Source: an optimization exercise on an open RTL-to-GDS flow (aim: small area, a short achievable clock period and few clock cycles per item). Production flows keep margins and buffers that such runs may drop.
The RTL was checked by simulation tests, not by an equivalence proof against the original design.
Some runs may be left out. An edit can pass the tests and still lose a function that they never use.

`flow/run.sh`:
```
#!/bin/bash
# synth_recipe.tcl (not shown) runs the flow's synth.tcl, then flattens the netlist and writes it again
# the make line also repeats each setting of config.mk as NAME=value (left out here)
make -C /OpenROAD-flow-scripts/flow DESIGN_CONFIG=/design/flow/config.mk WORK_HOME=/design/flow/orfs CLKGATE_MAP_FILE= SYNTH_SCRIPT=/design/flow/synth_recipe.tcl finish
```
`flow/config.mk`:
```
export PLATFORM = sky130hd
export DESIGN_NAME = neuron_top
export DESIGN_NICKNAME = neuron_top
export VERILOG_FILES = /design/flow/design.v
export SDC_FILE = /design/flow/constraint.sdc
export NUM_CORES = 4
export LEC_CHECK = 0
export CAP_MARGIN = 20
export CORE_MARGIN = 2
export CORE_UTILIZATION = 40
export SLEW_MARGIN = 20
```
`flow/constraint.sdc`:
```
create_clock -name core_clock -period 12.0 [get_ports {clk}]
set_input_delay 2.4000 -clock core_clock [delete_from_list [all_inputs] [get_ports {clk}]]
set_output_delay 2.4000 -clock core_clock [all_outputs]
set_load 0.01 [all_outputs]
```
`flow/design.v`:
```
module MAC #(parameter N = 2, parameter QM = 12, parameter QN = 20, parameter WM = 6, parameter WN = 10)(
    input logic signed [QM + QN - 1:0] in,
    input logic signed [WM + WN - 1:0] weights,
    input logic signed [QM + QN + WM + WN + N - 1 : 0] feedback,
    output logic signed [QM + QN + WM + WN + N - 1:0] out
);
localparam SF = 2.0**-QN;
logic signed [QM + QN + WM + WN - 1 : 0] prod;
always_comb begin
    prod = in * weights;
    out = prod + feedback;
end
endmodule
module ReLU #(parameter N = 2, parameter QM = 12, parameter QN = 20) (
  input logic [QM + QN - 1:0] in,
  output logic [QM + QN - 1:0] out
);
  always_comb begin
    out = in[QM + QN - 1] ? 0 : in;
  end
endmodule
module fully_serial #(
    parameter N  = 2,
    parameter QM = 12,
    parameter QN = 20,
    parameter WM = 6,
    parameter WN = 10
) (
    input logic clk,
    rst_n,
    input logic [N-1:0][QM + QN - 1:0] in,
    input logic [N-1:0][WM + WN - 1:0] weights,
    input logic signed [QM + QN - 1:0] bias,
    output logic [QM + QN - 1:0] out,
    output logic done
);
  logic signed [QM + QN + WM + WN + N - 1 : 0] feedback_reg, feedback_next, mac_out;
  logic [$clog2(N):0] i_reg, i_next;
  logic done_next;
  logic [QM + QN - 1:0] out_next;
  enum logic [1:0] {
    MultAcc = 2'b00,
    Bias = 2'b01,
    ActFunc = 2'b10
  }
      curr_state, next_state;
  logic signed [QM + QN - 1:0] mac_in;
  logic signed [WM + WN - 1:0] mac_weight;
  logic no_overflow, no_underflow;
  logic [QM + QN - 1:0] mac_final;
  logic [QM + QN - 1:0] out_not_registered;
  MAC #(N, QM, QN, WM, WN) mac (
      mac_in,
      mac_weight,
      feedback_reg,
      mac_out
  );
  ReLU #(N, QM, QN) my_func (
      mac_final,
      out_not_registered
  );
  always_comb begin
    next_state = curr_state;
    i_next = i_reg;
    done_next = 0;
    case (curr_state)
      MultAcc: begin
        if (i_reg == N - 1) begin
          next_state = Bias;
        end else begin
          next_state = MultAcc;
          i_next = i_reg + 1;
        end
      end
      Bias: begin
        next_state = ActFunc;
      end
      ActFunc: begin
        next_state = MultAcc;
        i_next = 0;
        done_next = 1;
      end
      default: begin
        next_state = MultAcc;
        i_next = 0;
      end
    endcase
  end
  always_comb begin
    no_overflow  = ~|feedback_reg[QM+QN+WM+WN+N-1 : QM+QN+WN-1];
    no_underflow = &feedback_reg[QM+QN+WM+WN+N-1 : QM+QN+WN-1];
    if (no_overflow | no_underflow) begin
      mac_final = feedback_reg[QM+QN+WN-1 : WN];
    end else begin
      if (feedback_reg[QM+QN+WM+WN+N-1]) mac_final = -(2 ** (QM + QN - 1));
      else mac_final = 2 ** (QM + QN - 1) - 1;
    end
  end
  always_comb begin
    out_next = 0;
    mac_in = 0;
    mac_weight = 0;
    feedback_next = feedback_reg;
    case (curr_state)
      MultAcc: begin
        mac_in = in[i_reg];
        mac_weight = weights[i_reg];
        feedback_next = mac_out;
      end
      Bias: begin
        mac_in = bias;
        mac_weight = 1 << WN;
        feedback_next = mac_out;
      end
      ActFunc: begin
        feedback_next = 0;
        out_next = out_not_registered;
      end
      default: begin
        feedback_next = 0;
      end
    endcase
  end
  always_ff @(posedge clk, negedge rst_n) begin
    if (!rst_n) begin
      curr_state <= MultAcc;
      feedback_reg <= 0;
      i_reg <= 0;
      done <= 0;
      out <= 0;
    end else begin
      curr_state <= next_state;
      feedback_reg <= feedback_next;
      i_reg <= i_next;
      done <= done_next;
      out <= out_next;
    end
  end
endmodule
module neuron_top (
    input  logic         clk,
    input  logic         rst_n,
    input  logic [511:0] in_vec,
    input  logic [255:0] weights_vec,
    input  logic [31:0]  bias,
    output logic [31:0]  out,
    output logic         done
);
  localparam int N  = 16;
  localparam int QM = 12;
  localparam int QN = 20;
  localparam int WM = 6;
  localparam int WN = 10;
  logic [N-1:0][QM + QN - 1:0] in_arr;
  logic [N-1:0][WM + WN - 1:0] w_arr;
  assign in_arr = in_vec;
  assign w_arr  = weights_vec;
  fully_serial #(
      .N (N),
      .QM(QM),
      .QN(QN),
      .WM(WM),
      .WN(WN)
  ) u_neuron (
      .clk    (clk),
      .rst_n  (rst_n),
      .in     (in_arr),
      .weights(w_arr),
      .bias   (bias),
      .out    (out),
      .done   (done)
  );
endmodule
```
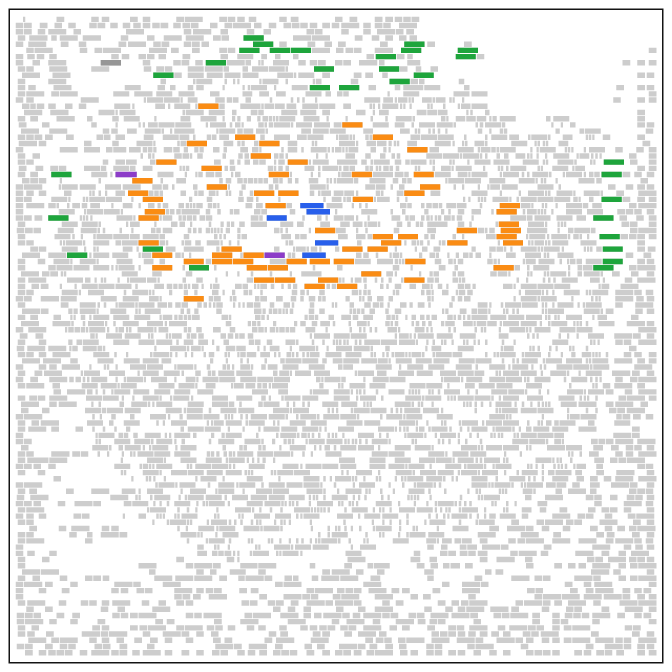
Fig. 1. Where the registers sit (run 1).
Other sequential cells in the stronger grey, the rest of the logic in the fainter grey.
name in the netlist	colour	sequential cells
u_neuron.i_reg	blue	5
u_neuron.out	green	31
u_neuron.curr_state	purple	2
u_neuron.feedback_reg	orange	64
not coloured	1
Layout Utilization: 0.527
Seq area share: 0.0624
FF/Latch Area: 0.00259 sq mm

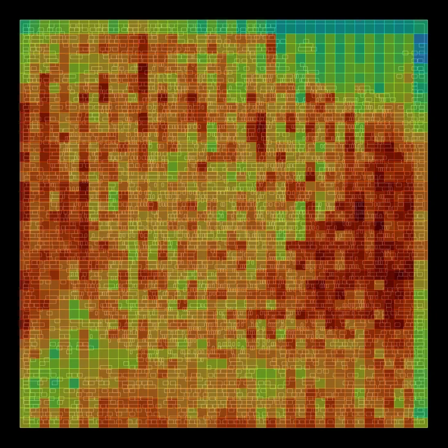
Fig. 2. Track usage over the die (run 1).
GR Util met2: 0.619
DR WL/cell: 31.0 um
grt peak-use layer: met2

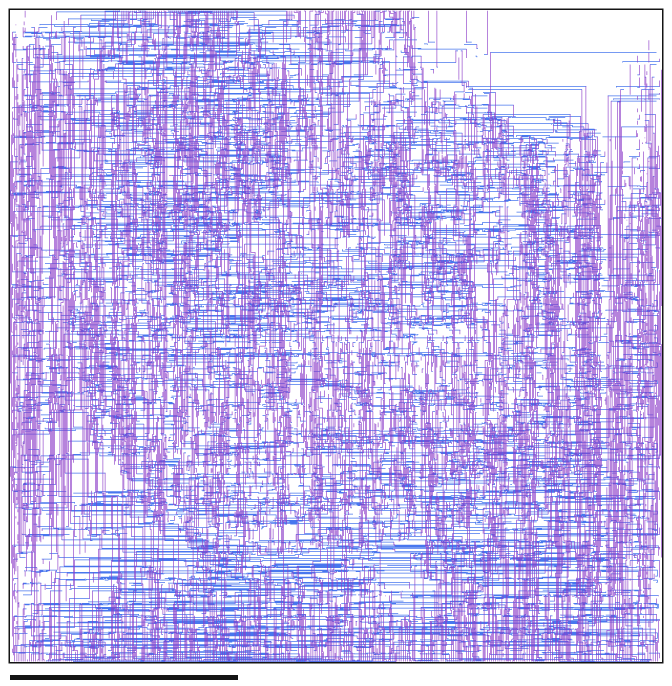
Fig. 3. Metal layers overlaid (run 1).
Bar = 100 um. Only two layers are drawn.
layer	colour	wire length
M1	blue	55.2 mm
M2	purple	71.4 mm
Via Count: 27700
GR Util All Layers: 0.384
Routed WL: 153 mm

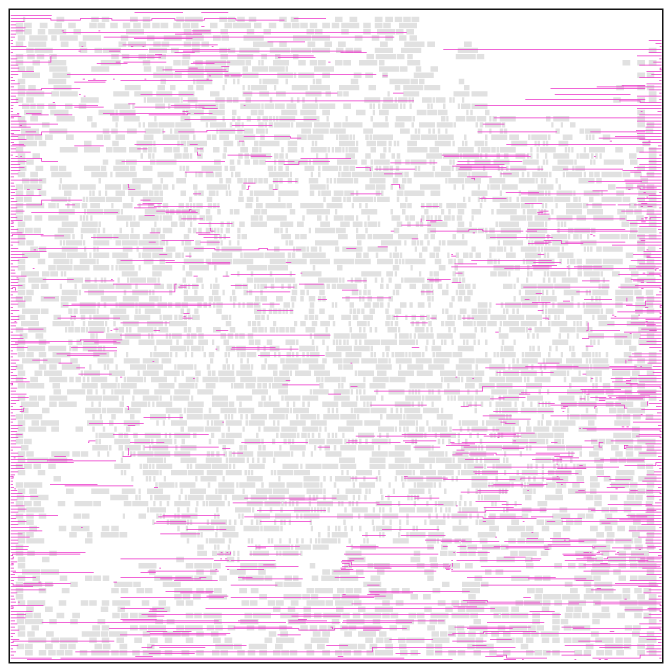
Fig. 4. Metal 3 (run 1).
share of all routed wire	9.5%
longest straight run	186 um
nets with wire on the layer	776
met3 Use GR: 0.114

==> reports/qor.yml, run 1 <==
drc: 0
cp.arrival_ns: 11.28
yosys_warnings: 3
ant_nets: 0
core_area_sq_mm: 0.0787
setup_viol: 0
syn_avg_cell_area_sq_um: 10.2
ys_ff_latch: 103
slew_violations: 0
post_cts_resized: 0
critPathLaunchType: "primary input"
syn_inst: 3117
fin_crit_sh: 0.919
rows: 103
fin_area_sq_mm: 0.0415
clk_pin_slew_ns: 0.08
slew-limit-headroom: 0.372
syn-cell-area_sq_mm: 0.0317
cts_setup_buffers: 0
drt_iter0_markers: 2281
die_w_um: 286
cts_hold_buf: 0
grt_pass1_vias: 29500
syn_to_final_growth_pct: 30.9
avgViaCountPerCell: 5.62
die_area_sq_mm: 0.0816
fmaxAchievable_mhz: 90.7
grt_pass1_wl_mm: 218
fin_cells: 4939
final_nets: 5418
dp_cells: 4888
yosysTopAreaCellShare: 0.381
root_buffer: "clkbuf_16"
clock_latency_ns: 0.39
cts_tree: "yes"
worstPathRequired_ns: 12.25
largest_reg_flops: 64
ioPinCount: 835
status: "no timing/DRC/antenna violations"
grt_max_degree: 87
synth-main-ff-cell: "dfrtp_1"
cp_max_fo: 10
placed_area_sq_mm: 0.0411
hold_path.class: "flip-flop to flip-flop"
rsz0062_at_grt: "no"
synthTopCellsByArea: "fa_1 (38%), mux4_2 (17%), dfrtp_1 (8.1%)"
finalSetupTns_ns: 0
worst_pin_slew_ns: 0.942
hold_viol: 0
Testbench counts for the RTL of run 1, summed over its fixed seeds: cycles 17,280, items 960.
-- run 1: per-layer routing --
layer  vias up  GRT usage  share of wire
li1      11500          -              -
met1     14300      0.455           0.36
met2      1484      0.619           0.47
met3       354      0.114          0.095
met4        46      0.229          0.076
met5         -          0         0.0020
-- run 1: path summary, 6_finish.rpt --
| path | from | to | slack (ns) | cells past startpoint |
|---|---|---|---|---|
| max | weights_vec[180] | u_neuron.feedback_reg[36] | 0.98 | 26 |
| max reg2reg | u_neuron.i_reg[0] | u_neuron.feedback_reg[36] | 1.87 | 25 |
| min in group asynchronous | rst_n | u_neuron.done | 2.03 | 1 |
| min | u_neuron.feedback_reg[11] | u_neuron.out[1] | 0.56 | 1 |
| min reg2reg | u_neuron.feedback_reg[11] | u_neuron.out[1] | 0.56 | 1 |
| max in group asynchronous | rst_n | u_neuron.i_reg[3] | 8.57 | 2 |
-- run 1: synth_stat cells, types with 11 or more instances --
cell	instances
inv_1	684
fa_1	603
nor2_1	343
mux4_2	239
nand2_1	224
ha_1	164
dfrtp_1	103
clkbuf_1	92
a21oi_1	62
nand3_1	52
nor2b_1	52
a21o_1	44
o21a_1	40
o21ai_0	39
xnor2_1	37
a22o_1	29
buf_2	29
buf_1	24
a22oi_2	23
xor2_1	21
nor3_1	19
and2_1	18
nand4_1	14
and3_1	13
nand2b_1	13
o21bai_1	13
buf_4	11
-- run 1: metrics by stage --
| stage | hold WS, ns | setup WS (ns) |
|---|---|---|
| after floorplan | 0.471 | 2.08 |
| after global placement | 0.543 | 0.702 |
| after detailed placement | 0.528 | 0.717 |
| after CTS | 0.553 | 1.06 |
| after global routing | 0.582 | 0.493 |
| final | 0.560 | 0.977 |
-- run 1: area by class of cell --
class / count / area, sq um
fillers: 7213 / 37200
flip-flops and latches: 103 / 2590
repair buffers: 886 / 8820
well taps: 1050 / 1310
diodes: 35 / 87.6
inverters: 685 / 2570
multi-input cells: 2164 / 25800
clock inverters: 7 / 78.8
clock buffers: 9 / 225
-- run 1: logic make-up after synthesis --
logic type | count (synthesis) | share of synthesized area
multiplexers | 242 | 0.171
AND/OR/NAND/NOR | 779 | 0.107
AO/OA/AOI/OAI | 316 | 0.0733
adder cells (fa/ha/maj) | 767 | 0.445
other | 1 | 0.000118
XOR/XNOR | 59 | 0.0165
flip-flops | 103 | 0.0813
buffers and inverters | 850 | 0.105
-- run 1: critical path, stage by stage --
cell	delay (ns)
clkdlybuf4s50_1	0.48
mux4_2	0.55
mux4_2	0.54
nand2_1	0.64
buf_4	0.28
nor2_1	0.07
fa_1	0.56
inv_1	0.05
fa_1	0.39
fa_1	0.52
fa_1	0.56
inv_1	0.06
fa_1	0.49
inv_1	0.06
fa_1	0.49
inv_1	0.05
ha_1	0.36
a21oi_1	0.11
o21ai_0	0.46
nor3_1	0.09
a211oi_1	0.69
o21ai_0	0.41
o21ai_1	0.50
a41oi_1	0.19
xor2_1	0.21
nor2_1	0.06
-- run 1: cells in the final DEF (no fill, tap or decap), drive strengths merged, types with 27 or more instances in the layout --
cell	instances
ha	164
mux4	240
clkdlybuf4s50	832
nor2b	52
fa	603
xnor2	38
nand2	224
a22o	30
buf	54
o21ai	44
nor2	343
dfrtp	103
a22oi	27
a21o	44
o21a	40
nand3	53
inv	686
diode	35
a21oi	62
--- run 2: outline of the changes from run 1 ---
flow/design.v: 173 -> 1764 lines; modules unchanged: 0
  csa_fa: new, 10 lines
  csa_ha: new, 9 lines
  ReLU: edited, 8 -> 17 lines
  fully_serial: edited, 118 -> 1709 lines
  neuron_top: edited, 34 -> 19 lines
  removed: MAC
==> module neuron_top as of run 2 <==
module neuron_top (
    input  logic         clk,
    input  logic         rst_n,
    input  logic [511:0] in_vec,
    input  logic [255:0] weights_vec,
    input  logic [31:0]  bias,
    output logic [31:0]  out,
    output logic         done
);
  fully_serial u_neuron (
      .clk        (clk),
      .rst_n      (rst_n),
      .in_vec     (in_vec),
      .weights_vec(weights_vec),
      .bias       (bias),
      .out        (out),
      .done       (done)
  );
endmodule
==> module csa_ha as of run 2 <==
module csa_ha (
    input  logic a,
    input  logic b,
    output logic s,
    output logic co
);
  assign s  = a ^ b;
  assign co = a & b;
endmodule
==> module csa_fa as of run 2 <==
module csa_fa (
    input  logic a,
    input  logic b,
    input  logic ci,
    output logic s,
    output logic co
);
  assign s  = a ^ b ^ ci;
  assign co = (a & b) | (a & ci) | (b & ci);
endmodule
==> module ReLU as of run 2 <==
module ReLU #(parameter AW = 39, parameter M = 38) (
  input  logic [AW-1:0] s,
  input  logic [AW-1:0] c,
  input  logic [3:0] low,
  output logic [31:0] out
);
  logic [AW-1:0] t;
  logic negative, big;
  assign t = s + c;
  assign negative = ~t[M];
  assign big = t[M] & (|t[M-1:27]);
  always_comb begin
    if (negative) out = 32'd0;
    else if (big) out = 32'h7fffffff;
    else out = {1'b0, t[26:0], low};
  end
endmodule
--- a/flow/config.mk
+++ b/flow/config.mk
@@ -8,4 +8,5 @@
 export CAP_MARGIN = 20
 export CORE_MARGIN = 2
-export CORE_UTILIZATION = 40
+export CORE_UTILIZATION = 50
 export SLEW_MARGIN = 20
+export SYNTH_HIERARCHICAL = 1
==> run 2 against run 1 <==
  * Still clean on timing, DRC and antenna
  * Via count up 22%
  * Register-to-register slack better by 2.5 ns
  * Non-clock buffer count down 15
  * First-iteration DRC count up 92%
  * Worst setup slack better by 3.3 ns
  * Hold slack worse by 0.20 ns
==> reports/qor.yml, run 2 <==
status: "no timing/DRC/antenna violations"
setup_ws_ns: 4.24
fin_area_sq_mm: 0.0465
finalWirelength_mm: 174
grt_antenna_before_repair: 48
grt_max_degree: 60
synthTopCellsByArea: "fa_1 (34%), xnor2_1 (13%), a22oi_1 (11%)"
rsz0062_at_grt: "no"
worst_pin_slew_ns: 1.22
die_area_sq_mm: 0.0763
yosys_warnings: 9
slew-limit-headroom: 0.186
cts_setup_buffers: 0
synth-main-ff-cell: "dfxtp_1"
synthTopCellsByCount: "fa_1 (621), xnor2_1 (558), a22oi_1 (530)"
clk_pin_slew_ns: 0.07
cp.arrival_ns: 8.11
worstPathRequired_ns: 12.35
numCtsBuffers: 17
fmaxAchievable_mhz: 129
syn_to_final_growth_pct: 25.4
syn_inst: 3579
multi_input_area_sq_mm: 0.0321
ioPinCount: 835
n_fill_cell: 6246
yosysTopAreaCellShare: 0.335
vias: 33900
core_area_sq_mm: 0.0732
clock_latency_ns: 0.48
dpl_worst_slack_ns: 3.85
ys_ff_latch: 144
setup_viol: 0
period_needed_ns: 7.76
placed_area_sq_mm: 0.0458
hold_viol: 0
cts_hold_buf: 0
hold_ws_ns: 0.358
avgViaCountPerCell: 6.47
syn-cell-area_sq_mm: 0.0371
cts_tree: "yes"
syn_avg_cell_area_sq_um: 10.4
final_nets: 5955
mostFrequentLayoutCells: "clkdlybuf4s50_1 (833), fa_1 (621), xnor2_1 (557)"
yosys.cell_count.top_type: "fa_1"
dp_cells: 5174
critPathLaunchType: "primary input"
drc: 0
grt_pass1_wl_mm: 247
slew_violations: 0
cp_max_fo: 32
rows: 99
drt_iter0_markers: 4377
hold_path.class: "flip-flop to flip-flop"
fin_cells: 5241
die_w_um: 276
ant_nets: 0
fin_crit_sh: 0.647
layout_commonest_cell: "clkdlybuf4s50_1"
drt_first_pass_iters: 9
Testbench counts for the RTL of run 2, summed over its fixed seeds: cycles 7,680, items 960.
## run 2: cell count changes after synthesis, moves of 97 or more
cell	delta
dfxtp_1	+140
dfrtp_1	-99
inv_1	-445
nor2_1	-271
buf_2	+121
xnor2_1	+521
mux4_2	-239
ha_1	+134
mux2i_1	+97
a22oi_1	+527
nand2_1	-126
## run 2: layer usage
metal	wire length, um	track usage
met5	163	0
met4	11700	0.265
met3	19300	0.128
met2	80600	0.725
met1	62700	0.542
## run 2: per-module statistics from Yosys (local to each module, per instance), excerpt
| module | flops+latches | cell area [sq um] | cells | times used |
|---|---|---|---|---|
| csa_ha | 0 | 12.5 | 1 | 29 |
| fully_serial | 144 | 21000 | 2489 | 1 |
| csa_fa | 0 | 20.0 | 1 | 620 |
## run 2: cell families after synthesis
| logic type | share of synthesized area |
|---|---|
| AND/OR/NAND/NOR | 0.0565 |
| flip-flops | 0.0783 |
| AO/OA/AOI/OAI | 0.180 |
| XOR/XNOR | 0.134 |
| other | 0.000203 |
| buffers and inverters | 0.0581 |
| adder cells (fa/ha/maj) | 0.436 |
| multiplexers | 0.0571 |
## run 2: layout make-up
class,count,area share
timing repair buffer,871,0.186
multi-input combinational,2945,0.691
clock inverter,12,0.00339
clock buffer,20,0.00961
tap,959,0.0258
inverter,255,0.0206
sequential,144,0.0625
antenna,35,0.00188
## run 2: final timing paths
| path | startpoint | end | slack (ns) | cells past startpoint |
|---|---|---|---|---|
| hold / removal | u_neuron.low_q[3] | u_neuron.low_q[1] | 0.36 | 0 |
| setup reg to reg | u_neuron.ph[2] | u_neuron.ac_q[33] | 4.35 | 14 |
| min in group asynchronous | rst_n | u_neuron.done | 2.15 | 1 |
| hold reg to reg | u_neuron.low_q[3] | u_neuron.low_q[1] | 0.36 | 0 |
| setup / recovery | weights_vec[33] | u_neuron.ac_q[34] | 4.24 | 11 |
| max in group asynchronous | rst_n | u_neuron.ph[2] | 9.62 | 1 |
## run 2: critical path, stage by stage
cell and delay (ns):
clkdlybuf4s50_1 0.55, nor2b_1 0.15, mux2_2 0.87, o21ai_0 0.60
xnor2_1 0.57, fa_1 0.51, fa_1 0.52, fa_1 0.41
fa_1 0.58, fa_1 0.46, fa_1 0.48
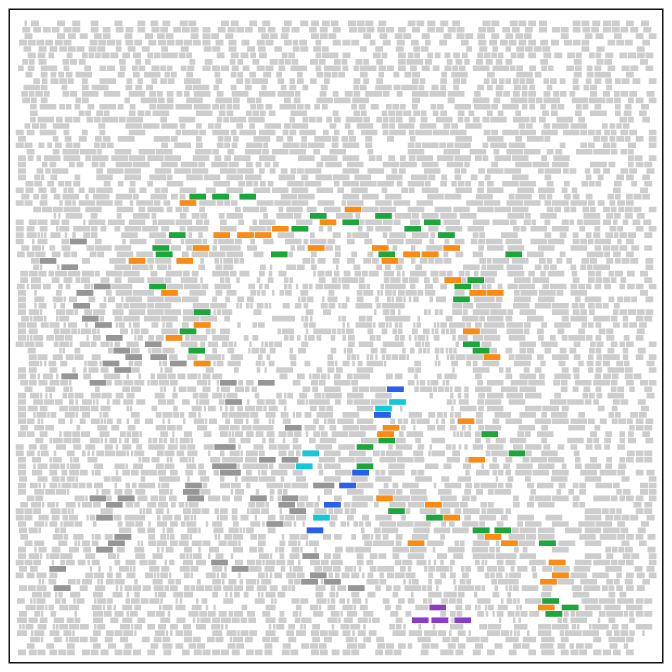
Fig. 5. Where the registers sit (run 2).
Other sequential cells in the stronger grey, the rest of the logic in the fainter grey.
name in the netlist	colour	sequential cells
u_neuron.rc_q	cyan	5
u_neuron.ac_q	green	38
u_neuron.rs_q	blue	6
u_neuron.low_q	purple	4
u_neuron.as_q	orange	39
not coloured	52
Layout Utilization: 0.635
FF/Latch Area: 0.00291 sq mm
Seq area share: 0.0625

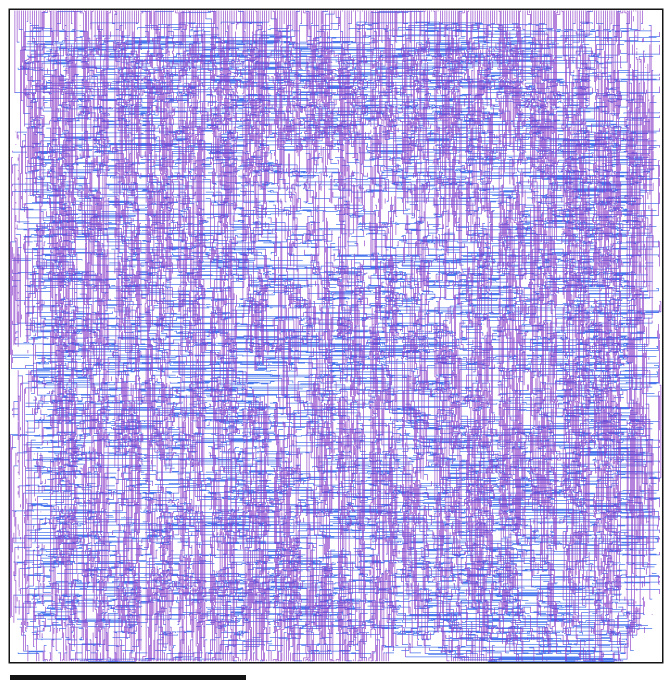
Fig. 6. Metal layers overlaid (run 2).
Bar = 100 um. Only two layers are drawn.
layer	colour	wire length
M1	blue	62.7 mm
M2	purple	80.6 mm
GR Util All Layers: 0.451
DR WL/cell: 33.3 um

## port drivers added, routing unchanged
The flow's constraints put no driver on any port. The routed layouts listed below were extracted and timed again, unchanged, in two steps.
Step 1 sets driving cells, clkbuf_16 on the clock port and buf_2 on the other inputs (assumed; they add their load-dependent delay and slew).
Step 2 moves the port delays by t, midway between the first and last clock arrival at a register: inputs arrive t later, outputs are due t later. That takes back most of the time a late clock gives input paths.
Three values: no drivers, after step 1, after step 2; two values: the first two.
| run | t (ns) | setup slack, ns | worst setup path after step 2 | worst slew at a driven data input, ns |
|---|---|---|---|---|
| run 1 | 0.445 | 0.977 / 0.902 / 0.457 | input to register | 0.30 |
| run 2 | 0.540 | 4.237 / 4.285 / 3.745 | input to register | 0.20 |
After both steps every run listed still meets setup and hold. The setup slack of run 1, which loses most, moves by -0.075 ns with the drivers and by -0.520 ns with both steps.
